This design comes from an exercise in tuning for small area, a short achievable clock period and few clock cycles on the open sky130 flow, not from production work. At most, simulation tests tie the RTL to the original design; equivalence was not proved. The series may have gaps, and a smaller design here may also do less where the tests do not look. Function not checked in run 2: the RTL went through the layout flow alone. No activity file was given, so power comes from the tool's default toggle rates.

## design.v

```verilog
`timescale 100ps / 100ps
`default_nettype none
module BESDPB #(
    parameter DATA_FILE = "",
    parameter ADDRESS_BITWIDTH = 16,
    parameter DATA_BITWIDTH = 32,
    parameter COLUMN_BITWIDTH = 8,
    parameter COLUMN_COUNT = DATA_BITWIDTH / COLUMN_BITWIDTH
) (
    input wire clk,
    input wire [COLUMN_COUNT-1:0] write_enable,
    input wire [ADDRESS_BITWIDTH-1:0] address,
    output wire [DATA_BITWIDTH-1:0] data_out,
    input wire [DATA_BITWIDTH-1:0] data_in
);
  reg [DATA_BITWIDTH-1:0] data[2**ADDRESS_BITWIDTH-1:0];
  assign data_out = data[address];
  always @(posedge clk) begin
    for (int i = 0; i < COLUMN_COUNT; i++) begin
      if (write_enable[i]) begin
        data[address][(i+1)*COLUMN_BITWIDTH-1-:COLUMN_BITWIDTH] <= data_in[(i+1)*COLUMN_BITWIDTH-1-:COLUMN_BITWIDTH];
      end
    end
  end
endmodule
`default_nettype wire
`timescale 100ps / 100ps
`default_nettype none
module Cache #(
    parameter LINE_IX_BITWIDTH = 4,
    parameter BURST_RAM_DEPTH_BITWIDTH = 21,
    parameter COMMAND_DELAY_INTERVAL = 13,
    parameter RAM_ADDRESSING = 3
) (
    input wire clk,
    input wire rst,
    input wire [31:0] address,
    output reg [31:0] data_out,
    output reg data_out_ready,
    input wire [31:0] data_in,
    input wire [3:0] write_enable,
    output wire busy,
    output reg br_cmd,   
    output reg br_cmd_en,   
    output reg [BURST_RAM_DEPTH_BITWIDTH-1:0] br_addr,   
    output reg [63:0] br_wr_data,   
    output reg [7:0] br_data_mask,   
    input wire [63:0] br_rd_data,   
    input wire br_rd_data_valid   
);
  localparam ZEROS_BITWIDTH = 2;   
  localparam COLUMN_IX_BITWIDTH = 3;   
  localparam COLUMN_COUNT = 2 ** COLUMN_IX_BITWIDTH;
  localparam LINE_COUNT = 2 ** LINE_IX_BITWIDTH;
  localparam TAG_BITWIDTH = 32 - LINE_IX_BITWIDTH - COLUMN_IX_BITWIDTH - ZEROS_BITWIDTH;
  localparam LINE_VALID_BIT = TAG_BITWIDTH;
  localparam LINE_DIRTY_BIT = TAG_BITWIDTH + 1;
  localparam LINE_TO_RAM_ADDRESS_LEFT_SHIFT = COLUMN_IX_BITWIDTH+ZEROS_BITWIDTH-RAM_ADDRESSING;
  wire [COLUMN_IX_BITWIDTH-1:0] column_ix = address[
    COLUMN_IX_BITWIDTH+ZEROS_BITWIDTH-1
    -:COLUMN_IX_BITWIDTH
  ];
  wire [LINE_IX_BITWIDTH-1:0] line_ix =  address[
    LINE_IX_BITWIDTH+COLUMN_IX_BITWIDTH+ZEROS_BITWIDTH-1
    -:LINE_IX_BITWIDTH
  ];
  wire [TAG_BITWIDTH-1:0] address_tag = address[
    TAG_BITWIDTH+LINE_IX_BITWIDTH+COLUMN_IX_BITWIDTH+ZEROS_BITWIDTH-1
    -:TAG_BITWIDTH
  ];
  wire [BURST_RAM_DEPTH_BITWIDTH-1:0] burst_line_address = {
    address[31:COLUMN_IX_BITWIDTH+ZEROS_BITWIDTH], {LINE_TO_RAM_ADDRESS_LEFT_SHIFT{1'b0}}
  };
  reg burst_is_reading;   
  reg [31:0] burst_data_in[COLUMN_COUNT];
  reg burst_is_writing;   
  reg [3:0] burst_tag_write_enable;
  reg [3:0] burst_write_enable[COLUMN_COUNT];
  wire [31:0] cached_tag_and_flags;
  reg [3:0] tag_write_enable;
  reg [31:0] tag_data_in;
  BESDPB #(
      .ADDRESS_BITWIDTH(LINE_IX_BITWIDTH)
  ) tag (
      .clk(clk),
      .write_enable(tag_write_enable),
      .address(line_ix),
      .data_in(tag_data_in),
      .data_out(cached_tag_and_flags)
  );
  reg [LINE_COUNT-1:0] lines_valid;
  reg [LINE_COUNT-1:0] lines_dirty;
  always_ff @(posedge clk) begin
    if (rst) begin
      lines_valid <= 0;
      lines_dirty <= 0;
    end else if (tag_write_enable[3]) begin
      lines_valid[line_ix] <= tag_data_in[LINE_VALID_BIT];
      lines_dirty[line_ix] <= tag_data_in[LINE_DIRTY_BIT];
    end
  end
  wire line_valid = lines_valid[line_ix];
  wire line_dirty = lines_dirty[line_ix];
  wire [TAG_BITWIDTH-1:0] cached_tag = cached_tag_and_flags[TAG_BITWIDTH-1:0];
  wire [BURST_RAM_DEPTH_BITWIDTH-1:0] cached_line_address = {
    {cached_tag,line_ix}, {LINE_TO_RAM_ADDRESS_LEFT_SHIFT{1'b0}}
  };
  wire cache_line_hit = line_valid && address_tag == cached_tag;
  reg [5:0] command_delay_interval_counter;
  assign busy = !cache_line_hit;
  reg [31:0] column_data_in[COLUMN_COUNT];
  reg [3:0] column_write_enable[COLUMN_COUNT];
  wire [31:0] column_data_out[COLUMN_COUNT];
  generate
    for (genvar i = 0; i < COLUMN_COUNT; i = i + 1) begin: column
      BESDPB #(
          .ADDRESS_BITWIDTH(LINE_IX_BITWIDTH)
      ) column (
          .clk(clk),
          .write_enable(column_write_enable[i]),
          .address(line_ix),
          .data_in(burst_is_reading ? burst_data_in[i] : column_data_in[i]),
          .data_out(column_data_out[i])
      );
    end
  endgenerate
  always_comb begin
    data_out = column_data_out[column_ix];
    data_out_ready = write_enable ? 0 : cache_line_hit;
    for (int i = 0; i < COLUMN_COUNT; i++) begin
      column_write_enable[i] = 0;
      column_data_in[i] = 0;
    end
    tag_write_enable = 0;
    tag_data_in = 0;
    if (burst_is_reading) begin
      for (int i = 0; i < COLUMN_COUNT; i++) begin
        column_write_enable[i] = burst_write_enable[i];
      end
      tag_write_enable = burst_tag_write_enable;
      tag_data_in = {1'b0, 1'b1, address_tag};
    end else if (burst_is_writing) begin
    end else if (write_enable) begin
      if (cache_line_hit) begin
        tag_write_enable = 4'b1111;
        tag_data_in = {1'b1, 1'b1, address_tag};
        column_write_enable[column_ix] = write_enable;
        column_data_in[column_ix] = data_in;
      end else begin   
      end
    end else begin
    end
  end
  reg [10:0] state;
  localparam STATE_IDLE = 11'b000_0000_0001;
  localparam STATE_READ_WAIT_FOR_DATA_READY = 11'b000_0000_0010;
  localparam STATE_READ_1 = 11'b000_0000_0100;
  localparam STATE_READ_2 = 11'b000_0000_1000;
  localparam STATE_READ_3 = 11'b000_0001_0000;
  localparam STATE_READ_UPDATE_TAG = 11'b000_0010_0000;
  localparam STATE_READ_FINISH = 11'b000_0100_0000;
  localparam STATE_WRITE_1 = 11'b000_1000_0000;
  localparam STATE_WRITE_2 = 11'b001_0000_0000;
  localparam STATE_WRITE_3 = 11'b010_0000_0000;
  localparam STATE_WRITE_FINISH = 11'b100_0000_0000;
  always_ff @(posedge clk) begin
    if (rst) begin
      burst_tag_write_enable <= 0;
      for (int i = 0; i < COLUMN_COUNT; i++) begin
        burst_write_enable[i] <= 0;
      end
      br_data_mask <= 4'b1111;
      br_cmd_en <= 0;
      burst_is_reading <= 0;
      burst_is_writing <= 0;
      command_delay_interval_counter <= 0;
      state <= STATE_IDLE;
    end else begin
      if (command_delay_interval_counter != 0) begin
        command_delay_interval_counter <= command_delay_interval_counter - 1;
      end
      case (state)
        STATE_IDLE: begin
          if (!cache_line_hit && command_delay_interval_counter == 0) begin
            if (line_dirty) begin
              br_cmd <= 1;   
              br_addr <= cached_line_address;
              br_wr_data[31:0] <= column_data_out[0];
              br_wr_data[63:32] <= column_data_out[1];
              br_cmd_en <= 1;
              command_delay_interval_counter <= COMMAND_DELAY_INTERVAL;
              burst_is_writing <= 1;
              state <= STATE_WRITE_1;
            end else begin   
              br_cmd <= 0;   
              br_addr <= burst_line_address;
              br_cmd_en <= 1;
              command_delay_interval_counter <= COMMAND_DELAY_INTERVAL;
              burst_is_reading <= 1;
              state <= STATE_READ_WAIT_FOR_DATA_READY;
            end
          end
        end
        STATE_READ_WAIT_FOR_DATA_READY: begin
          br_cmd_en <= 0;
          if (br_rd_data_valid) begin
            burst_write_enable[0] <= 4'b1111;
            burst_data_in[0] <= br_rd_data[31:0];
            burst_write_enable[1] <= 4'b1111;
            burst_data_in[1] <= br_rd_data[63:32];
            state <= STATE_READ_1;
          end
        end
        STATE_READ_1: begin
          burst_write_enable[0] <= 0;
          burst_write_enable[1] <= 0;
          burst_write_enable[2] <= 4'b1111;
          burst_data_in[2] <= br_rd_data[31:0];
          burst_write_enable[3] <= 4'b1111;
          burst_data_in[3] <= br_rd_data[63:32];
          state <= STATE_READ_2;
        end
        STATE_READ_2: begin
          burst_write_enable[2] <= 0;
          burst_write_enable[3] <= 0;
          burst_write_enable[4] <= 4'b1111;
          burst_data_in[4] <= br_rd_data[31:0];
          burst_write_enable[5] <= 4'b1111;
          burst_data_in[5] <= br_rd_data[63:32];
          state <= STATE_READ_3;
        end
        STATE_READ_3: begin
          burst_write_enable[4] <= 0;
          burst_write_enable[5] <= 0;
          burst_write_enable[6] <= 4'b1111;
          burst_data_in[6] <= br_rd_data[31:0];
          burst_write_enable[7] <= 4'b1111;
          burst_data_in[7] <= br_rd_data[63:32];
          state <= STATE_READ_UPDATE_TAG;
        end
        STATE_READ_UPDATE_TAG: begin
          burst_write_enable[6] <= 0;
          burst_write_enable[7] <= 0;
          burst_tag_write_enable <= 4'b1111;
          state <= STATE_READ_FINISH;
        end
        STATE_READ_FINISH: begin
          burst_is_reading <= 0;
          burst_tag_write_enable <= 0;
          state <= STATE_IDLE;
        end
        STATE_WRITE_1: begin
          br_cmd_en <= 0;
          br_wr_data[31:0] <= column_data_out[2];
          br_wr_data[63:32] <= column_data_out[3];
          state <= STATE_WRITE_2;
        end
        STATE_WRITE_2: begin
          br_wr_data[31:0] <= column_data_out[4];
          br_wr_data[63:32] <= column_data_out[5];
          state <= STATE_WRITE_3;
        end
        STATE_WRITE_3: begin
          br_wr_data[31:0] <= column_data_out[6];
          br_wr_data[63:32] <= column_data_out[7];
          state <= STATE_WRITE_FINISH;
        end
        STATE_WRITE_FINISH: begin
          if (command_delay_interval_counter == 0) begin
            br_cmd <= 0;   
            br_addr <= burst_line_address;
            br_cmd_en <= 1;
            command_delay_interval_counter <= COMMAND_DELAY_INTERVAL;
            burst_is_writing <= 0;
            burst_is_reading <= 1;
            state <= STATE_READ_WAIT_FOR_DATA_READY;
          end else begin
          end
        end
      endcase
    end
  end
endmodule
`default_nettype wire
```

## run.sh

```bash
#!/bin/bash
# synth_recipe.tcl (not shown) runs the flow's synth.tcl, then flattens the netlist and writes it again
# the make line also repeats each setting of config.mk as NAME=value (left out here)
make -C /OpenROAD-flow-scripts/flow DESIGN_CONFIG=/design/flow/config.mk WORK_HOME=/design/flow/orfs CLKGATE_MAP_FILE= SYNTH_SCRIPT=/design/flow/synth_recipe.tcl finish
```

## config.mk

```make
export PLATFORM = sky130hd
export DESIGN_NAME = Cache
export DESIGN_NICKNAME = Cache
export VERILOG_FILES = /design/flow/design.v
export SDC_FILE = /design/flow/constraint.sdc
export NUM_CORES = 4
export LEC_CHECK = 0
export CAP_MARGIN = 20
export CORE_MARGIN = 2
export CORE_UTILIZATION = 45
export PLACE_DENSITY = 0.6
export SLEW_MARGIN = 20
```

## constraint.sdc

```tcl
create_clock -name core_clock -period 9.0 [get_ports {clk}]
set_input_delay 1.8000 -clock core_clock [delete_from_list [all_inputs] [get_ports {clk}]]
set_output_delay 1.8000 -clock core_clock [all_outputs]
set_load 0.01 [all_outputs]
```

==> run_results.csv, run 1 <==
group,metric,value,unit
place,gp_congestion,0.960,
yosys,synth.area.top_cells,"edfxtp_1 (75%), mux4_2 (16%), a22o_1 (1.4%)",
cts,htree_levels,5,
sta,hold_viol,0,
critical_path,path_class,"input pin to output pin",
sta,fin_setup_tns,0,ns
sta,rsz0062_at_grt,"no",
cts,cts_max_path_buffers,4,
yosys,synth_cells,8938,
critical_path,crit_slowest_cell,"mux4_2",
drt,drc,0,
cts,cts.sinks,4861,
cts,ctsRootBufferMaster,"clkbuf_16",
run,drv_cap,0,
critical_path,worstPathRequired,7.20,ns
drt,first_pass_iters,8,
status,status,"finished clean",
cts,clock_latency,1.04,ns
critical_path,worst_setup_path_end_kind,"output pin",
drt,wire_per_inst,36.5,um
floorplanning,pin_count,264,
sta,slew_violations,0,
yosys,synth_common_cells,"edfxtp_1 (4,804), mux4_2 (1,353), o21ai_0 (491), nand2_1 (384), clkbuf_1 (373)",
drt,wl,583000,um
global_routing,grt_overflow,0,
layout,register_area,145000,um^2
yosys,synth_area,192000,um^2
sta,fin_skew,0.0653,ns
cts,cts_tree,"done",
critical_path,worst-path-max-fanout,103,
yosys,syn_area_per_cell,21.4,um^2
power_and_ir_drop,powerDensity,222,nW/um^2
layout,final_layout_size_suffix_gt1_share,28.2,%
power_and_ir_drop,ir_worst_vdd,0.189,mV
yosys,ys_ff_latch,4861,
global_routing,grt_usage,26.6,%
global_routing,grt_pass1_wl,791000,um
drt,vias,100000,
global_routing,antenna_found_initial,99,
critical_path,crit_arrival,6.21,ns
yosys,yosys.area.top_type_share,75.3,%
global_routing,grt_pass1_vias,98200,
drt,ant_nets,0,
floorplanning,fp-row-count,239,
power_and_ir_drop,power.total,49.1,mW
drt,via_per_inst,6.27,
layout,nNetsFinal,9878,
sta,fin_crit_sh,89.0,%
layout,syn_to_final_growth,15.2,%
layout,fill_cells,32800,
cts,cts.clk_slew.worst_paths,0.06,ns
place,dp_hpwl,409000,um
cts,cts_setup_buffers,0,
Testbench counts for the RTL of run 1, summed over its fixed seeds: cycles 393,976.
==> run 1: placed cells by master, fill, tap and decap left out, types with 26 or more instances in the layout <==
cell type	n
nand2_1	384
inv_1	38
mux2_2	51
diode_2	167
edfxtp_1	4804
buf_4	647
o21ai_0	157
clkdlybuf4s50_1	236
a21oi_1	58
a22o_1	306
clkbuf_1	102
a221o_1	47
mux2i_1	87
nor3_1	26
o21ai_1	393
clkinv_2	91
dfxtp_1	56
buf_12	36
nor2b_1	34
bufinv_16	55
mux4_2	1353
o22ai_1	54
a22oi_1	101
clkinv_1	106
clkbuf_16	490
nor2_1	65
==> run 1: worst max-delay path, delay by kind of cell <==
kind / cells / cell delay (ns)
buffers and inverters: 4 / 2.10
multiplexers: 4 / 1.90
==> run 1: power by group <==
part	switching, mW	internal, mW	total (mW)
logic	2.39	1.10	3.49
clock network	8.55	11.5	20.1
registers	0.0351	25.5	25.5
==> run 1: path summary, 6_finish.rpt <==
check | slack, ns | cells past startpoint | start | end
min | 0.45 | 2 | lines_valid[8] | lines_valid[8]
min reg2reg | 0.45 | 2 | lines_valid[8] | lines_valid[8]
max | 0.99 | 8 | address[5] | data_out[6]
max reg2reg | 3.69 | 11 | tag.data[13][14] | column[1].column.data[6][9]
==> run 1: per-layer routing <==
layer | global-route usage [%] | vias up | routed length (um)
met2 | 42.5 | 5704 | 280000
li1 | - | 39700 | -
met3 | 5.86 | 1104 | 56700
met1 | 34.5 | 53600 | 214000
met5 | 0.0332 | - | 112
met4 | 13.7 | 14 | 33300
==> run 1: final cells by class <==
cell class / count / area share [%]
flip-flops and latches: 4861 / 65.9
inverters: 41 / 0.0732
multi-input cells: 3419 / 19.8
repair buffers: 929 / 3.64
well taps: 5663 / 3.21
diodes: 167 / 0.189
clock buffers: 593 / 5.74
clock inverters: 309 / 1.41
==> run 1: metrics by stage <==
stage	utilization, %	instances	setup WS (ns)	instance area, um^2	hold WS (ns)
finish	52.1	16000	0.992	221000	0.455
global route	52.1	16000	0.885	221000	0.470
CTS	52.0	15800	1.01	220000	0.454
detailed placement	48.2	14900	1.03	204000	0.444
global placement	48.2	14900	1.06	204000	0.429
floorplan	-	8946	1.24	192000	0.420
==> run 1: kinds of logic after synthesis <==
family | after synthesis | share of synthesized area, %
fa+ha+maj | 8 | 0.0522
simple gates | 659 | 1.55
other cells | 2 | 0.00392
xor+xnor | 28 | 0.128
flops | 4861 | 75.9
compound gates | 1223 | 4.27
buf+inv | 666 | 1.44
mux | 1491 | 16.7
==> run 1: flip-flops by register name (all words and copies together), names as in the netlist <==
register,cells
burst_write_enable,4
burst_is_reading,1
tag.data,368
lines_dirty,16
lines_valid,16
br_wr_data,64
state,11
command_delay_interval_counter,6
burst_is_writing,1
burst_tag_write_enable,1
br_cmd_en,1
column.column.data,4096
br_cmd,1
br_addr,19
burst_data_in,256
run_1/flops_by_reg.png
Scale: 1 px per um. Other sequential cells in the stronger grey, the rest of the logic in the fainter grey.
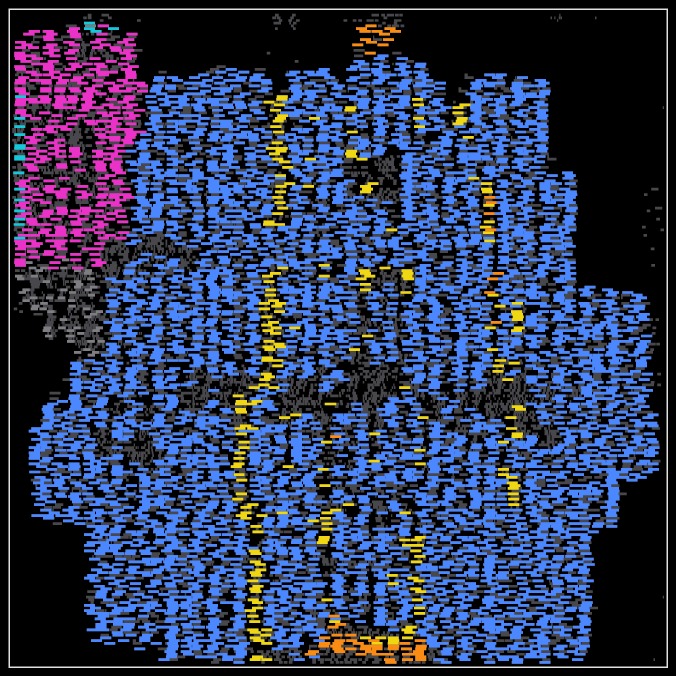
- tag.data: magenta (sequential cells 368; where top left)
- br_addr: cyan (sequential cells 19; where top left)
- burst_data_in: yellow (sequential cells 256)
- br_wr_data: orange (sequential cells 64; where a column down the middle)
- column.column.data: blue (sequential cells 4,096; where widely spread)
- not coloured: 58

run_1/worst_path.png
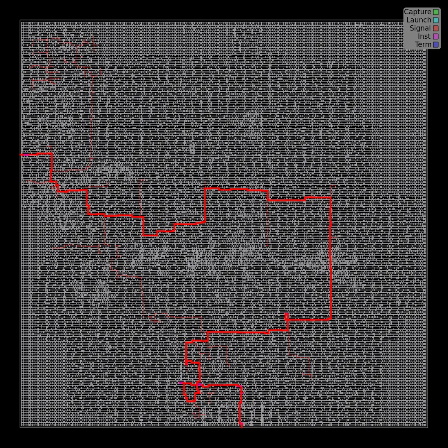
fin cells: 16,000
PnR worst setup slack: 0.992 ns
Layout Utilization: 52.1%
Period minus WS final: 8.01 ns

run_1/detail.png
Region (318, 318) to (338, 338) um. Cells in grey, sequential cells in the stronger grey; small squares are vias.
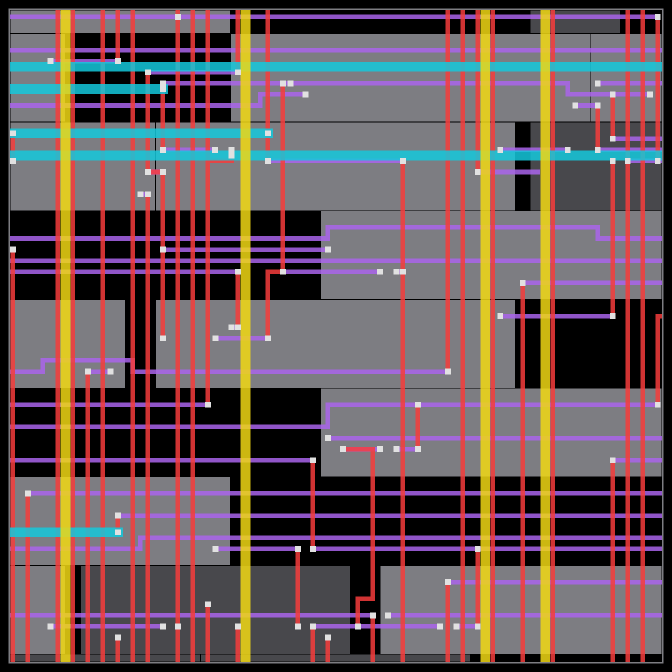
- metal 4: yellow
- metal 1: purple
- metal 3: cyan
- metal 2: red
- netlist names of flops here include: column.column.data (7)
- most frequent: edfxtp_1 (7), mux4_2 (1)
- cells with their middle in the window: 8
- sequential cells in the window: 7

--- run 2 (changed files replaced; the others as in run 1) ---
==> design.v <==
`timescale 100ps / 100ps
`default_nettype none
module BESDPB #(
    parameter DATA_FILE = "",
    parameter ADDRESS_BITWIDTH = 16,
    parameter DATA_BITWIDTH = 32,
    parameter COLUMN_BITWIDTH = 8,
    parameter COLUMN_COUNT = DATA_BITWIDTH / COLUMN_BITWIDTH
) (
    input wire clk,
    input wire [COLUMN_COUNT-1:0] write_enable,
    input wire [ADDRESS_BITWIDTH-1:0] address,
    output wire [DATA_BITWIDTH-1:0] data_out,
    input wire [DATA_BITWIDTH-1:0] data_in
);
  reg [DATA_BITWIDTH-1:0] data[2**ADDRESS_BITWIDTH-1:0];
  assign data_out = data[address];
  always @(posedge clk) begin
    for (int i = 0; i < COLUMN_COUNT; i++) begin
      if (write_enable[i]) begin
        data[address][(i+1)*COLUMN_BITWIDTH-1-:COLUMN_BITWIDTH] <= data_in[(i+1)*COLUMN_BITWIDTH-1-:COLUMN_BITWIDTH];
      end
    end
  end
endmodule
`default_nettype wire
`timescale 100ps / 100ps
`default_nettype none
module Cache #(
    parameter LINE_IX_BITWIDTH = 4,
    parameter BURST_RAM_DEPTH_BITWIDTH = 21,
    parameter COMMAND_DELAY_INTERVAL = 14,
    parameter RAM_ADDRESSING = 3
) (
    input wire clk,
    input wire rst,
    input wire [31:0] address,
    output reg [31:0] data_out,
    output reg data_out_ready,
    input wire [31:0] data_in,
    input wire [3:0] write_enable,
    output reg busy,
    output reg br_cmd,   
    output reg br_cmd_en,
    output reg [BURST_RAM_DEPTH_BITWIDTH-1:0] br_addr,
    output reg [63:0] br_wr_data,
    output wire [7:0] br_data_mask,
    input wire [63:0] br_rd_data,
    input wire br_rd_data_valid
);
  localparam LINE_COUNT = 2 ** LINE_IX_BITWIDTH;
  localparam TAG_BITWIDTH = 32 - LINE_IX_BITWIDTH - 3 - 2 - 8;   
  assign br_data_mask = 8'h0F;
  reg [31:0] data[LINE_COUNT][8];
  reg [TAG_BITWIDTH-1:0] tags[LINE_COUNT];
  reg [LINE_COUNT-1:0] lines_valid;
  reg [LINE_COUNT-1:0] lines_dirty;
  wire [TAG_BITWIDTH-1:0] in_tag = address[23:9];
  wire [LINE_IX_BITWIDTH-1:0] in_idx = address[8:5];
  reg [TAG_BITWIDTH-1:0] a_tag;
  reg [LINE_IX_BITWIDTH-1:0] a_idx;
  reg [2:0] a_col;
  reg [3:0] a_we;
  reg [31:0] a_din;
  always_ff @(posedge clk) begin
    a_tag <= in_tag;
    a_idx <= in_idx;
    a_col <= address[4:2];
    a_we  <= write_enable;
    a_din <= data_in;
  end
  localparam S_REQ = 3'd0;
  localparam S_LOOK = 3'd1;
  localparam S_MISS = 3'd2;
  localparam S_WB = 3'd3;
  localparam S_FILL = 3'd4;
  localparam S_DONE = 3'd5;
  reg [2:0] state;
  reg hit_r;   
  reg dirty_r;   
  reg [TAG_BITWIDTH-1:0] old_tag;
  reg [3:0] cnt;   
  reg [1:0] beat;   
  wire [63:0] pair = {data[a_idx][{beat, 1'b1}], data[a_idx][{beat, 1'b0}]};
  wire in_hit = lines_valid[in_idx] && tags[in_idx] == in_tag;
  wire fill_beat = state == S_FILL && br_rd_data_valid;
  wire cpu_write = state == S_DONE && a_we != 0;
  reg [31:0] wdata[8];
  reg [3:0] wen[LINE_COUNT][8];
  always_comb begin
    for (int c = 0; c < 8; c++) begin
      wdata[c] = state == S_FILL ? (c % 2 ? br_rd_data[63:32] : br_rd_data[31:0]) : a_din;
      for (int l = 0; l < LINE_COUNT; l++) begin
        for (int b = 0; b < 4; b++) begin
          wen[l][c][b] = a_idx == l && ((fill_beat && beat == c / 2) ||
                                        (cpu_write && a_col == c && a_we[b]));
        end
      end
    end
  end
  always_ff @(posedge clk) begin
    for (int l = 0; l < LINE_COUNT; l++) begin
      for (int c = 0; c < 8; c++) begin
        for (int b = 0; b < 4; b++) begin
          if (wen[l][c][b]) data[l][c][8*b+:8] <= wdata[c][8*b+:8];
        end
      end
    end
  end
  always_ff @(posedge clk) begin
    if (fill_beat && beat == 3) tags[a_idx] <= a_tag;
  end
  always_ff @(posedge clk) begin
    if (rst) begin
      lines_valid <= 0;
      lines_dirty <= 0;
    end else if (fill_beat && beat == 3) begin
      lines_valid[a_idx] <= 1;
      lines_dirty[a_idx] <= 0;
    end else if (cpu_write) begin
      lines_dirty[a_idx] <= 1;
    end
  end
  always_ff @(posedge clk) begin
    if (rst) begin
      state <= S_REQ;
      busy <= 1;
      data_out_ready <= 0;
      br_cmd_en <= 0;
      cnt <= 0;
    end else begin
      br_cmd_en <= 0;
      if (cnt != 0) cnt <= cnt - 1;
      case (state)
        S_REQ: begin
          hit_r <= in_hit;
          dirty_r <= lines_valid[in_idx] && lines_dirty[in_idx];
          old_tag <= tags[in_idx];
          beat <= in_hit ? address[4:3] : 2'd0;
          state <= S_LOOK;
        end
        S_LOOK, S_MISS: begin
          if (state == S_LOOK && hit_r) begin
            data_out <= a_col[0] ? pair[63:32] : pair[31:0];
            busy <= 0;
            data_out_ready <= a_we == 0;
            state <= S_DONE;
          end else if (cnt == 0) begin
            cnt <= 4'(COMMAND_DELAY_INTERVAL - 1);
            br_cmd_en <= 1;
            if (dirty_r) begin
              br_cmd <= 1;
              br_addr <= {old_tag, a_idx, 2'b00};
              br_wr_data <= pair;
              dirty_r <= 0;
              beat <= 1;
              state <= S_WB;
            end else begin
              br_cmd <= 0;
              br_addr <= {a_tag, a_idx, 2'b00};
              beat <= 0;
              state <= S_FILL;
            end
          end else begin
            beat <= 0;
            state <= S_MISS;
          end
        end
        S_WB: begin
          br_wr_data <= pair;
          beat <= beat + 1;
          if (beat == 3) state <= S_MISS;
        end
        S_FILL: begin
          if (br_rd_data_valid) begin
            if (beat == a_col[2:1]) data_out <= a_col[0] ? br_rd_data[63:32] : br_rd_data[31:0];
            beat <= beat + 1;
            if (beat == 3) begin
              busy <= 0;
              data_out_ready <= a_we == 0;
              state <= S_DONE;
            end
          end
        end
        S_DONE: begin
          busy <= 1;
          data_out_ready <= 0;
          state <= S_REQ;
        end
        default: state <= S_REQ;
      endcase
    end
  end
endmodule
`default_nettype wire
==> config.mk <==
export PLATFORM = sky130hd
export DESIGN_NAME = Cache
export DESIGN_NICKNAME = Cache
export VERILOG_FILES = /design/flow/design.v
export SDC_FILE = /design/flow/constraint.sdc
export NUM_CORES = 4
export LEC_CHECK = 0
export CAP_MARGIN = 20
export CORE_MARGIN = 2
export CORE_UTILIZATION = 45
export CTS_CLUSTER_DIAMETER = 60
export CTS_CLUSTER_SIZE = 30
export PLACE_DENSITY = 0.6
export SETUP_SLACK_MARGIN = 5
export SLEW_MARGIN = 20
==> run 2 against run 1 <==
Flip-flop and latch count decreased by 290. Non-clock buffer count increased by 186. Synthesized cell count increased by 2.6%. Cell area decreased by 9.9%. Critical path type is now register to register. Largest power group unchanged.
==> run_results.csv, run 2 <==
group,metric,value,unit
place,gp_congestion,0.945,
yosys,yosys.area.top_type_share,80.2,%
layout,final_layout_size_suffix_gt1_share,22.4,%
floorplanning,fp-row-count,223,
cts,cts.clk_slew.worst_paths,0.10,ns
yosys,synth.area.top_cells,"edfxtp_1 (80%), a22oi_1 (4.2%), a22o_1 (2.6%)",
global_routing,met2_usage,51.5,%
sta,hold_viol,0,
drt,wl,717000,um
status,status,"finished clean",
power_and_ir_drop,p_clk_share,32.7,%
global_routing,grt_overflow,0,
drt,via_per_inst,7.28,
cts,ctsRootBufferMaster,"clkbuf_16",
yosys,ys_ff_latch,4571,
sta,fin_setup_tns,0,ns
global_routing,grt_util_met3,14.0,%
sta,slew_violations,0,
power_and_ir_drop,swShare,28.5,%
cts,cts_max_path_buffers,4,
run,drv_cap,0,
layout,reg_top3,"data: 4096 flops, tags: 240 flops, br_wr_data: 64 flops",
yosys,synth_cells,9170,
drt,drc,0,
global_routing,grt_use_met1,46.2,%
sta,fin_skew,0.0702,ns
cts,htree_levels,5,
yosys,synth_common_cells,"edfxtp_1 (4,471), a22oi_1 (933), nor2_1 (633), a22o_1 (492), a221oi_1 (480)",
global_routing,grt_usage,36.6,%
layout,final_common_cell,"edfxtp_1",
layout,fill_cells,28300,
sta,timing.hold.ws,0.477,ns
power_and_ir_drop,ir_worst_vdd,0.256,mV
power_and_ir_drop,p_comb_share,14.3,%
critical_path,path_class,"register to register",
cts,clock_latency,1.03,ns
layout,largest_register_ffs,4096,
power_and_ir_drop,p_int,34.2,mW
layout,layout_common_cells,"edfxtp_1 (4,471), a22oi_1 (914), buf_4 (637)",
drt,vias,111000,
global_routing,grt_pass1_vias,99800,
cts,cts.sinks,4571,
drt,first_pass_iters,9,
critical_path,worst_setup_path_end_kind,"register",
power_and_ir_drop,power_switching,13.6,mW
global_routing,grt_pass1_wl,918000,um
yosys,syn_area_per_cell,18.2,um^2
drt,wire_per_inst,46.9,um
cts,cts_tree,"done",
place,dp_hpwl,406000,um
global_routing,antenna_found_initial,74,
layout,nNetsFinal,10100,
drt,ant_nets,0,
sta,fin_crit_sh,46.9,%
floorplanning,pin_count,264,
global_routing,grt-busiest-layer,"met2",
power_and_ir_drop,sequentialPowerShare,53.0,%
critical_path,crit_arrival,4.95,ns
sta,period_needed,4.23,ns
run 2: cell types whose count changed after synthesis, moves of 64 or more:
cell	before	now
nand2_1	384	227
mux4_2	1353	105
a221oi_1	9	480
o21ai_0	491	22
a22o_1	306	492
nand3_1	19	125
edfxtp_1	4804	4471
mux2i_1	87	23
nor2_1	75	633
a222oi_1	0	78
a22oi_1	101	933
nand4_1	4	293
clkbuf_1	373	445
run 2: final cells by class:
| class | count | area [um^2] | area share, % |
|---|---|---|---|
| flip-flops and latches | 4571 | 136000 | 68.5 |
| multi-input cells | 3950 | 33300 | 16.8 |
| repair buffers | 1115 | 11700 | 5.86 |
| clock buffers | 319 | 7730 | 3.89 |
| well taps | 4950 | 6190 | 3.11 |
| clock inverters | 225 | 3210 | 1.61 |
| diodes | 140 | 350 | 0.176 |
| inverters | 21 | 82.6 | 0.0415 |
run 2: worst max-delay path: stages, from the launching register on:
cell and delay, ns:
edfxtp_1 0.43, buf_4 0.15, inv_2 0.05, ha_4 0.20, buf_12 0.16, nand2_2 0.18
nor2b_4 0.07, buf_12 0.20, a22o_1 0.30, a221oi_2 0.43, nand4_1 0.29, nor3_4 0.40
a31oi_4 0.32, mux4_2 0.58
run 2: repair_timing:
| action | CTS | global route |
|---|---|---|
| gates cloned | 34 | 19 |
| pin swaps | 122 | 126 |
| setup endpoints to repair | 3803 | 814 |
| setup buffers | 156 | 118 |
| resized for setup | 720 | 248 |
run 2: layer usage:
metal | vias up | share of wire, %
met1 | 56000 | 32
met2 | 12200 | 41
li1 | 40100 | -
met3 | 2923 | 18
met4 | 48 | 9.3
met5 | - | 0.091
run 2: power groups by stage:
| stage | combinational, mW | sequential, mW | clock, mW |
|---|---|---|---|
| 2_1_floorplan | 2.33 | 25.8 | 0 |
| 3_3_place_gp | 5.32 | 25.8 | 0 |
| 3_5_place_dp | 5.49 | 25.8 | 0 |
| 4_1_cts | 6.21 | 25.3 | 15.6 |
| 5_1_grt | 6.80 | 25.3 | 16.3 |
| 6_report | 6.82 | 25.3 | 15.6 |
run 2: stage by stage:
| stage | utilization, % | setup slack (ns) | instance area (um^2) | power (mW) | instances |
|---|---|---|---|---|---|
| floorplan | - | 4.76 | 167000 | 28.1 | 9178 |
| global placement | 48.3 | 3.03 | 179000 | 31.1 | 14300 |
| detailed placement | 48.4 | 3.04 | 179000 | 31.3 | 14300 |
| CTS | 52.9 | 4.89 | 196000 | 47.1 | 15000 |
| global route | 53.8 | 4.83 | 199000 | 48.4 | 15300 |
| finish | 53.8 | 4.77 | 199000 | 47.8 | 15300 |
run 2: kinds of logic (layout without fill, tap and decap cells):
| logic type | count (synthesis) | in the layout | share of synthesized area (%) |
|---|---|---|---|
| AOI/OAI and AO/OA | 2222 | 2222 | 10.7 |
| other | 2 | 150 | 0.00449 |
| adders and majority gates | 11 | 11 | 0.0822 |
| and+or+nand+nor | 1524 | 1538 | 4.41 |
| buffers and inverters | 671 | 1680 | 1.62 |
| xor gates and xnor gates | 24 | 24 | 0.126 |
| DFF | 4571 | 4571 | 81.4 |
| muxes | 145 | 145 | 1.67 |
run 2: path summary, 6_finish.rpt:
kind / slack [ns] / to / cells past startpoint / from
setup / recovery: 4.77 / data_out[31] / 13 / beat[0]
setup reg to reg: 4.77 / data_out[31] / 13 / beat[0]
hold / removal: 0.48 / lines_valid[2] / 2 / lines_valid[2]
hold reg to reg: 0.48 / lines_valid[2] / 2 / lines_valid[2]
run_2/detail.png
Region (297, 297) to (317, 317) um. Cells in grey, sequential cells in the stronger grey; small squares are vias.
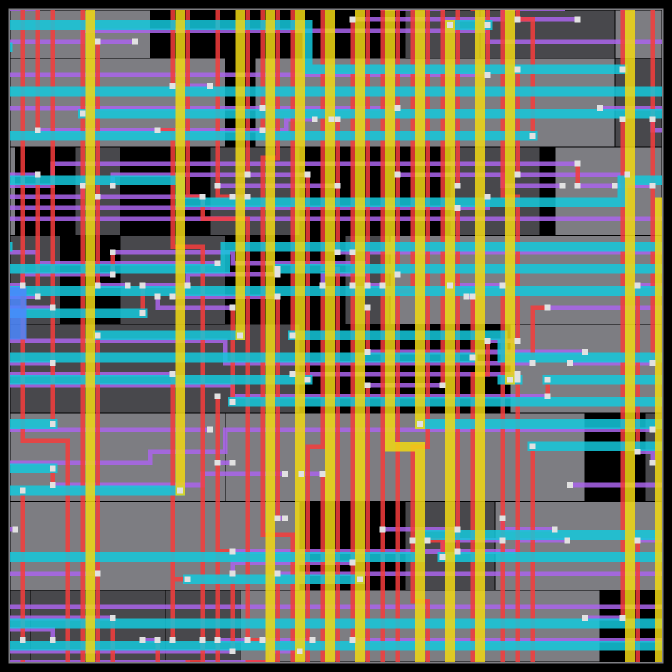
- metal 1: purple
- metal 5: blue
- metal 4: yellow
- metal 3: cyan
- metal 2: red
- netlist names of flops here include: data (7)
- most frequent: edfxtp_1 (7), buf_4 (3)
- sequential cells in the window: 7
- cells with their middle in the window: 19

run_2/flops_by_reg.png
Scale: 1 px per um. Other sequential cells in the stronger grey, the rest of the logic in the fainter grey.
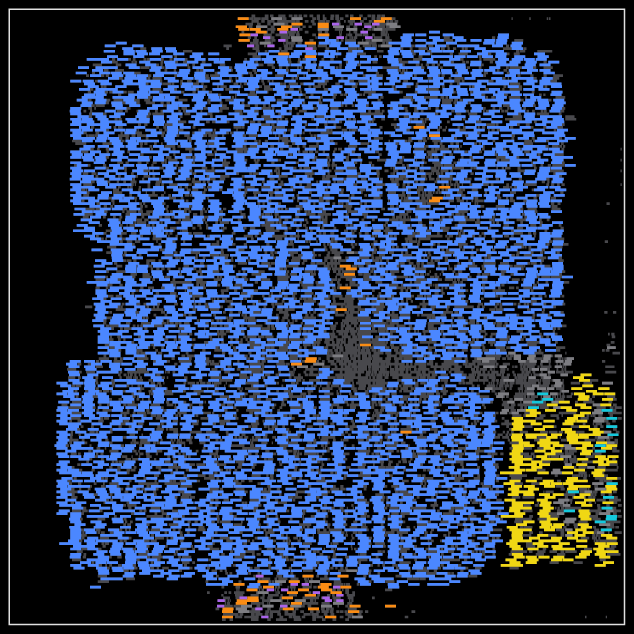
- tags: yellow (sequential cells 240; where bottom right)
- br_wr_data: orange (sequential cells 64; where a column down the middle)
- data: blue (sequential cells 4,096; where widely spread)
- a_din: purple (sequential cells 32; where a column down the middle)
- br_addr: cyan (sequential cells 19; where bottom right)
- not coloured: 120
sequential power: 25.3 mW
Layout Utilization: 53.8%
register area: 136,000 um^2
proportion of cell area occupied by registers: 68.5%

==> run 3: a larger rewrite; changed files in full <==
==> design.v <==
`timescale 100ps / 100ps
`default_nettype none
module BESDPB #(
    parameter DATA_FILE = "",
    parameter ADDRESS_BITWIDTH = 16,
    parameter DATA_BITWIDTH = 32,
    parameter COLUMN_BITWIDTH = 8,
    parameter COLUMN_COUNT = DATA_BITWIDTH / COLUMN_BITWIDTH
) (
    input wire clk,
    input wire [COLUMN_COUNT-1:0] write_enable,
    input wire [ADDRESS_BITWIDTH-1:0] address,
    output wire [DATA_BITWIDTH-1:0] data_out,
    input wire [DATA_BITWIDTH-1:0] data_in
);
  reg [DATA_BITWIDTH-1:0] data[2**ADDRESS_BITWIDTH-1:0];
  assign data_out = data[address];
  always @(posedge clk) begin
    for (int i = 0; i < COLUMN_COUNT; i++) begin
      if (write_enable[i]) begin
        data[address][(i+1)*COLUMN_BITWIDTH-1-:COLUMN_BITWIDTH] <= data_in[(i+1)*COLUMN_BITWIDTH-1-:COLUMN_BITWIDTH];
      end
    end
  end
endmodule
`default_nettype wire
`timescale 100ps / 100ps
`default_nettype none
module Cache #(
    parameter LINE_IX_BITWIDTH = 4,
    parameter BURST_RAM_DEPTH_BITWIDTH = 21,
    parameter COMMAND_DELAY_INTERVAL = 14,
    parameter RAM_ADDRESSING = 3
) (
    input wire clk,
    input wire rst,
    input wire [31:0] address,
    output reg [31:0] data_out,
    output reg data_out_ready,
    input wire [31:0] data_in,
    input wire [3:0] write_enable,
    output reg busy,
    output reg br_cmd,   
    output reg br_cmd_en,
    output reg [BURST_RAM_DEPTH_BITWIDTH-1:0] br_addr,
    output reg [63:0] br_wr_data,
    output wire [7:0] br_data_mask,
    input wire [63:0] br_rd_data,
    input wire br_rd_data_valid
);
  localparam LINE_COUNT = 2 ** LINE_IX_BITWIDTH;
  localparam TAG_BITWIDTH = 32 - LINE_IX_BITWIDTH - 3 - 2 - 8;   
  assign br_data_mask = 8'h0F;
  reg [31:0] data[LINE_COUNT][8];
  reg [TAG_BITWIDTH-1:0] tags[LINE_COUNT];
  reg [LINE_COUNT-1:0] lines_valid;
  reg [LINE_COUNT-1:0] lines_dirty;
  wire [TAG_BITWIDTH-1:0] in_tag = address[23:9];
  wire [LINE_IX_BITWIDTH-1:0] in_idx = address[8:5];
  wire [2:0] in_col = address[4:2];
  wire in_write = write_enable != 0;
  wire [LINE_COUNT-1:0] match;
  for (genvar l = 0; l < LINE_COUNT; l++) begin : cmp
    assign match[l] = lines_valid[l] && tags[l] == in_tag;
  end
  wire in_hit = match[in_idx];
  wire in_dirty = lines_valid[in_idx] && lines_dirty[in_idx];
  reg st_req;   
  reg st_hit;   
  reg st_miss;   
  reg st_wb;   
  reg st_fill;   
  reg st_done;   
  reg wb_pending;   
  reg [3:0] cnt;   
  reg [1:0] beat;   
  reg [LINE_COUNT-1:0] lsel;   
  reg [3:0] psel;   
  reg [4*LINE_COUNT-1:0] rsel;   
  reg [3:0] fill_pair;   
  reg cpu_go;   
  reg [3:0] cpu_ce[8];   
  reg [3:0] from_ram[8];   
  reg fill_word;   
  reg [TAG_BITWIDTH-1:0] old_tag;
  always_comb begin
    old_tag = 0;
    for (int l = 0; l < LINE_COUNT; l++) old_tag = old_tag | {TAG_BITWIDTH{lsel[l]}} & tags[l];
  end
  reg [63:0] pair;
  always_comb begin
    pair = 0;
    for (int k = 0; k < 4 * LINE_COUNT; k++) begin
      pair = pair | ({64{rsel[k]}} & {data[k/4][2*(k%4)+1], data[k/4][2*(k%4)]});
    end
  end
  always_ff @(posedge clk) begin
    for (int l = 0; l < LINE_COUNT; l++) begin
      for (int c = 0; c < 8; c++) begin
        for (int b = 0; b < 4; b++) begin
          if (lsel[l] && (fill_pair[c/2] || cpu_go && cpu_ce[c][b])) begin
            data[l][c][8*b+:8] <= from_ram[c][b] ? br_rd_data[32*(c%2)+8*b+:8] : data_in[8*b+:8];
          end
        end
      end
    end
  end
  wire cnt_zero = cnt == 0;
  wire beat_in = st_fill && br_rd_data_valid;
  wire last_beat = beat_in && beat == 3;
  wire req_fill = st_req && !in_hit && cnt_zero && !in_dirty;   
  wire miss_cmd = st_miss && cnt_zero && (!wb_pending || psel[0]);
  wire st_req_n = st_done || last_beat && !busy;
  wire st_hit_n = st_req && in_hit && !in_write;
  wire st_miss_n = st_req && !in_hit && !req_fill || st_miss && !miss_cmd || st_wb && psel[3];
  wire st_wb_n = miss_cmd && wb_pending || st_wb && !psel[3];
  wire st_fill_n = req_fill || miss_cmd && !wb_pending || st_fill && !last_beat;
  wire st_done_n = st_req && in_hit && in_write || st_hit || last_beat && busy;
  wire cmd_n = req_fill || miss_cmd;   
  reg busy_n;
  always_comb begin
    busy_n = busy;
    if (st_req) busy_n = !(in_hit && in_write);
    if (st_hit) busy_n = 0;
    if (st_done) busy_n = 1;
    if (beat_in && beat == 2 && (in_write || in_col[2:1] != 3)) busy_n = 0;
    if (last_beat) busy_n = !busy;
  end
  wire [1:0] beat_n = st_req ? 2'd0 : beat_in ? beat + 2'd1 : beat;
  reg [3:0] psel_n;
  always_comb begin
    psel_n = 4'b0001 << in_col[2:1];
    if (st_miss) psel_n = wb_pending && miss_cmd ? 4'b0010 : 4'b0001;
    if (st_wb) psel_n = {psel[2:0], psel[3]};
  end
  wire filling_n = st_fill && !last_beat;
  always_ff @(posedge clk) begin
    lsel <= 0;
    lsel[in_idx] <= 1;
    psel <= psel_n;
    for (int k = 0; k < 4 * LINE_COUNT; k++) rsel[k] <= in_idx == k / 4 && psel_n[k%4];
    for (int p = 0; p < 4; p++) fill_pair[p] <= !rst && filling_n && beat_n == p;
    cpu_go <= !rst && !busy_n && in_write;
    for (int c = 0; c < 8; c++) begin
      for (int b = 0; b < 4; b++) begin
        cpu_ce[c][b] <= in_col == c && write_enable[b];
        from_ram[c][b] <= !(in_col == c && write_enable[b]);
      end
    end
    fill_word <= filling_n && beat_n == in_col[2:1];
  end
  always_ff @(posedge clk) begin
    for (int l = 0; l < LINE_COUNT; l++) begin
      if (lsel[l] && last_beat) tags[l] <= in_tag;
    end
  end
  always_ff @(posedge clk) begin
    if (rst) begin
      lines_valid <= 0;
      lines_dirty <= 0;
    end else begin
      for (int l = 0; l < LINE_COUNT; l++) begin
        if (lsel[l]) begin
          if (last_beat) begin
            lines_valid[l] <= 1;
            lines_dirty[l] <= cpu_go;
          end else if (cpu_go) begin
            lines_dirty[l] <= 1;
          end
        end
      end
    end
  end
  always_ff @(posedge clk) begin
    if (rst) begin
      st_req <= 1;
      st_hit <= 0;
      st_miss <= 0;
      st_wb <= 0;
      st_fill <= 0;
      st_done <= 0;
      busy <= 1;
      data_out_ready <= 0;
      br_cmd_en <= 0;
      cnt <= 0;
    end else begin
      st_req <= st_req_n;
      st_hit <= st_hit_n;
      st_miss <= st_miss_n;
      st_wb <= st_wb_n;
      st_fill <= st_fill_n;
      st_done <= st_done_n;
      busy <= busy_n;
      data_out_ready <= !busy_n && !in_write;
      br_cmd_en <= cmd_n;
      if (cmd_n) cnt <= 4'(COMMAND_DELAY_INTERVAL - 1);
      else if (cnt != 0) cnt <= cnt - 1;
    end
  end
  always_ff @(posedge clk) begin
    beat <= beat_n;
    if (st_req) wb_pending <= in_dirty;
    else if (cmd_n) wb_pending <= 0;
    br_cmd <= st_miss && wb_pending;
    br_addr <= {st_miss && wb_pending ? old_tag : in_tag, in_idx, 2'b00};
    br_wr_data <= pair;
    if (fill_word && br_rd_data_valid) data_out <= in_col[0] ? br_rd_data[63:32] : br_rd_data[31:0];
    else data_out <= in_col[0] ? pair[63:32] : pair[31:0];
  end
endmodule
`default_nettype wire
==> config.mk <==
export PLATFORM = sky130hd
export DESIGN_NAME = Cache
export DESIGN_NICKNAME = Cache
export VERILOG_FILES = /design/flow/design.v
export SDC_FILE = /design/flow/constraint.sdc
export NUM_CORES = 4
export LEC_CHECK = 0
export CAP_MARGIN = 30
export CORE_MARGIN = 2
export CORE_UTILIZATION = 45
export CTS_CLUSTER_DIAMETER = 60
export CTS_CLUSTER_SIZE = 30
export PLACE_DENSITY = 0.6
export SETUP_SLACK_MARGIN = 5
export SLEW_MARGIN = 45
==> run 3 against run 2 <==
Routed wire length rose by 7.8%. Clock skew rose by 0.023 ns. Via count rose by 4.2%. Critical path type unchanged. Worst hold slack improved by 0.021 ns. Still clean on timing, DRC and antenna. Critical path depth fell by 6. Fmax rose by 4.5%. Cell area fell by 0.33%. Synthesized cell count rose by 3.4%. Core utilization fell by 2.3 points.
==> run_results.csv, run 3 <==
group,metric,value,unit
status,status,"finished clean",
yosys,synth_compound_area_share,11.3,%
run,drv_cap,0,
yosys,synth.area.top_cells,"edfxtp_1 (75%), a221oi_1 (5.3%), a22o_1 (5.3%)",
critical_path,crit_arrival,4.95,ns
sta,hold_viol,0,
cts,ctsRootBufferMaster,"clkbuf_16",
critical_path,path_class,"register to register",
layout,nNetsFinal,9957,
critical_path,worst_setup_path_end_kind,"register",
cts,htree_levels,5,
place,dp_hpwl,452000,um
power_and_ir_drop,ir_worst_vdd,0.178,mV
sta,timing.hold.ws,0.498,ns
cts,cts.clk_slew.worst_paths,0.10,ns
global_routing,grt_overflow,0,
place,numPlacedInstances,14500,
cts,cts_setup_buffers,0,
global_routing,grt_pass1_vias,106000,
yosys,ys_ff_latch,4654,
yosys,synth-simple-area-share,4.27,%
yosys,synth-xor-area-share,1.23,%
floorplanning,fp-row-count,228,
power_and_ir_drop,powerDensity,227,nW/um^2
global_routing,grt_pass1_wl,998000,um
yosys,synth_mux_area_share,2.10,%
place,dpl_cell_area,185000,um^2
yosys,synth_fa_ha_area_share,0.0576,%
sta,fin_skew,0.0929,ns
yosys,yosys.area.top_type_share,74.9,%
cts,cts_tree,"done",
drt,wire_per_inst,50.6,um
drt,vias,116000,
power_and_ir_drop,power.total,45.0,mW
yosys,synth_common_cells,"edfxtp_1 (4,337), a221oi_1 (1,043), a22o_1 (1,043), nor2b_1 (528), clkbuf_1 (319)",
yosys,synth_top_family_by_area,"compound AO/OA/AOI/OAI gates",
layout,layout_common_cells,"edfxtp_1 (4,337), a22o_1 (1,043), a221oi_1 (1,041)",
layout,final_layout_size_suffix_gt1_share,18.3,%
cts,cts_max_path_buffers,4,
cts,cts.sinks,4654,
drt,via_per_inst,7.60,
floorplanning,pin_count,264,
yosys,syn_area_per_cell,18.3,um^2
drt,first_pass_iters,10,
layout,final_common_cell,"edfxtp_1",
layout,final_area,198000,um^2
sta,fin_setup_tns,0,ns
drt,drc,0,
Testbench counts for the RTL of run 3, summed over its fixed seeds: cycles 391,830.
## run 3: changes by cell type in the layout (fill, tap and decap cells not counted), moves of 112 or more
| cell | before | now |
|---|---|---|
| a22oi_1 | 914 | 104 |
| nor2_1 | 352 | 155 |
| nor2_2 | 170 | 1 |
| mux2_2 | 17 | 257 |
| nor2b_1 | 6 | 169 |
| nor2_4 | 112 | 0 |
| buf_4 | 637 | 333 |
| nor2b_4 | 3 | 332 |
| a221oi_1 | 397 | 1041 |
| a22o_1 | 490 | 1043 |
| edfxtp_1 | 4471 | 4337 |
| dfxtp_1 | 92 | 214 |
| xor2_1 | 9 | 241 |
## run 3: final cells by class
| class | instances | area (um^2) |
|---|---|---|
| sequential | 4654 | 137000 |
| timing repair buffer | 651 | 5950 |
| tap | 5060 | 6330 |
| fill | 30400 | 187000 |
| multi-input combinational | 4094 | 35500 |
| clock inverter | 285 | 3920 |
| antenna | 70 | 175 |
| inverter | 61 | 229 |
| clock buffer | 374 | 9140 |
## run 3: worst max-delay path: stages, from the launching register on
cell      delay, ns
dfxtp_4        0.51
buf_6          0.40
buf_4          0.51
a22o_1         0.31
a221oi_1       0.59
nand4_1        0.31
or4_4          0.75
mux4_2         0.51
## run 3: report_power, final
part           switching [mW]  leakage [nW]  internal, mW  total (mW)
Sequential              0.273          41.6          23.9        24.2
Clock                    9.27          6.33          8.57        17.8
Combinational            2.01          13.4         0.927        2.94
Total                    11.6          61.4          33.4        45.0
## run 3: metrics by stage
stage | utilization (%) | setup WS [ns]
2_1_floorplan | - | 5.46
3_3_place_gp | 47.4 | 3.73
3_5_place_dp | 48.0 | 4.06
4_1_cts | 51.4 | 5.04
5_1_grt | 51.4 | 5.01
6_report | 51.5 | 4.96
## run 3: cell families after synthesis
kind of cell             Yosys count
AO/OA/AOI/OAI                   2285
XOR/XNOR                         245
adder cells (fa/ha/maj)            8
buffers and inverters            738
flip-flops                      4654
multiplexers                     291
other                              2
AND/OR/NAND/NOR                 1255
## run 3: layer usage
metal	track usage [%]	share of wire (%)
met5	0.654	0.090
met4	23.7	7.7
met3	16.9	18
met2	54.2	41
met1	48.6	33
## run 3: path summary, 6_finish.rpt
path	start	to	slack [ns]	cells after the start
hold reg to reg	st_done	st_req	0.50	2
setup / recovery	rsel[17]	data_out[21]	4.96	7
hold / removal	st_done	st_req	0.50	2
setup reg to reg	rsel[17]	data_out[21]	4.96	7
## run 3: repair_timing
action,4_1_cts,5_1_grt
hold buffers,0,0
setup endpoints to repair,8,8
pin swaps,0,0
resized for setup,8,3
run_3/detail.png
Region (303, 303) to (323, 323) um. Cells in grey, sequential cells in the stronger grey; small squares are vias.
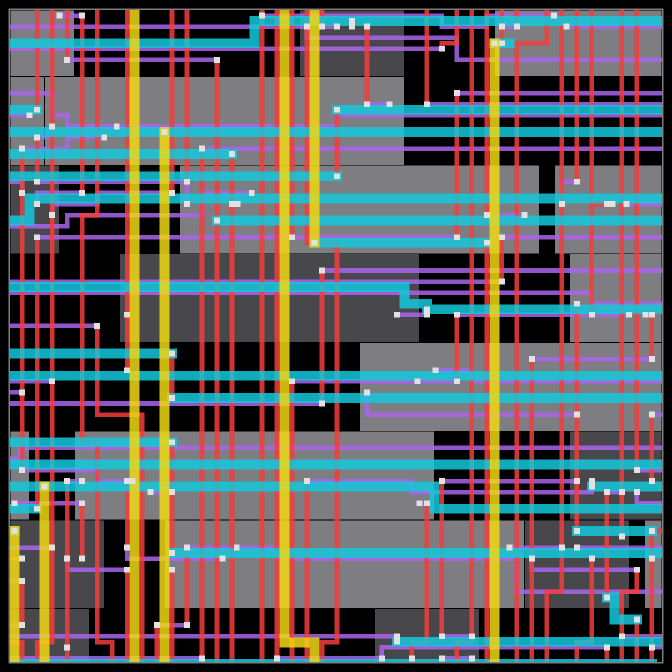
- metal 1: purple
- metal 3: cyan
- metal 4: yellow
- metal 2: red
- cells with their middle in the window: 11
- netlist names of flops here include: data (5)
- sequential cells in the window: 5
- most frequent: edfxtp_1 (5), a22o_1 (3), a221oi_1 (2)

run_3/worst_path.png
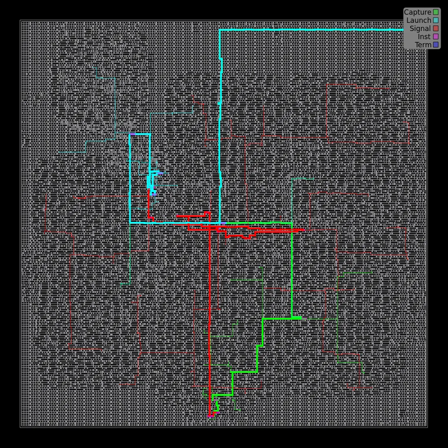
Layout Utilization: 51.5%
Period minus WS final: 4.04 ns
PnR worst setup slack: 4.96 ns
fin cells: 15,200

==> what the ideal ports hide <==
No port has a modelled driver above. Below, the same layouts with a new extraction and two added sets of constraints. Step 1 assumes that a clkbuf_16 drives the clock port and a buf_2 every other input. Step 2 adds t to the input delays and takes it off the output delays; t is the mean of the earliest and latest rising clock arrival at the registers after step 1. Input paths then give back, and output paths get back, about the clock's delay inside the block. Slacks: ideal / step 1 / step 2; pairs: ideal / step 1.
| run | t, ns | setup WS [ns] | hold WS [ns] | worst data-port slew with drivers (ns) | pins driven straight from the clock port |
|---|---|---|---|---|---|
| run 1 | 1.111 | 0.992 / 0.904 / 0.904 | 0.455 / 0.455 / 0.455 | 0.53 | 1 |
| run 2 | 1.103 | 4.775 / 4.728 / 4.046 | 0.477 / 0.477 / 0.477 | 0.32 | 1 |
| run 3 | 1.106 | 4.956 / 4.922 / 4.068 | 0.498 / 0.498 / 0.498 | 0.25 | 1 |
After both steps every run listed still meets setup and hold. For run 3, which loses most, drivers alone change the setup slack by -0.034 ns; drivers and shift together by -0.888 ns.
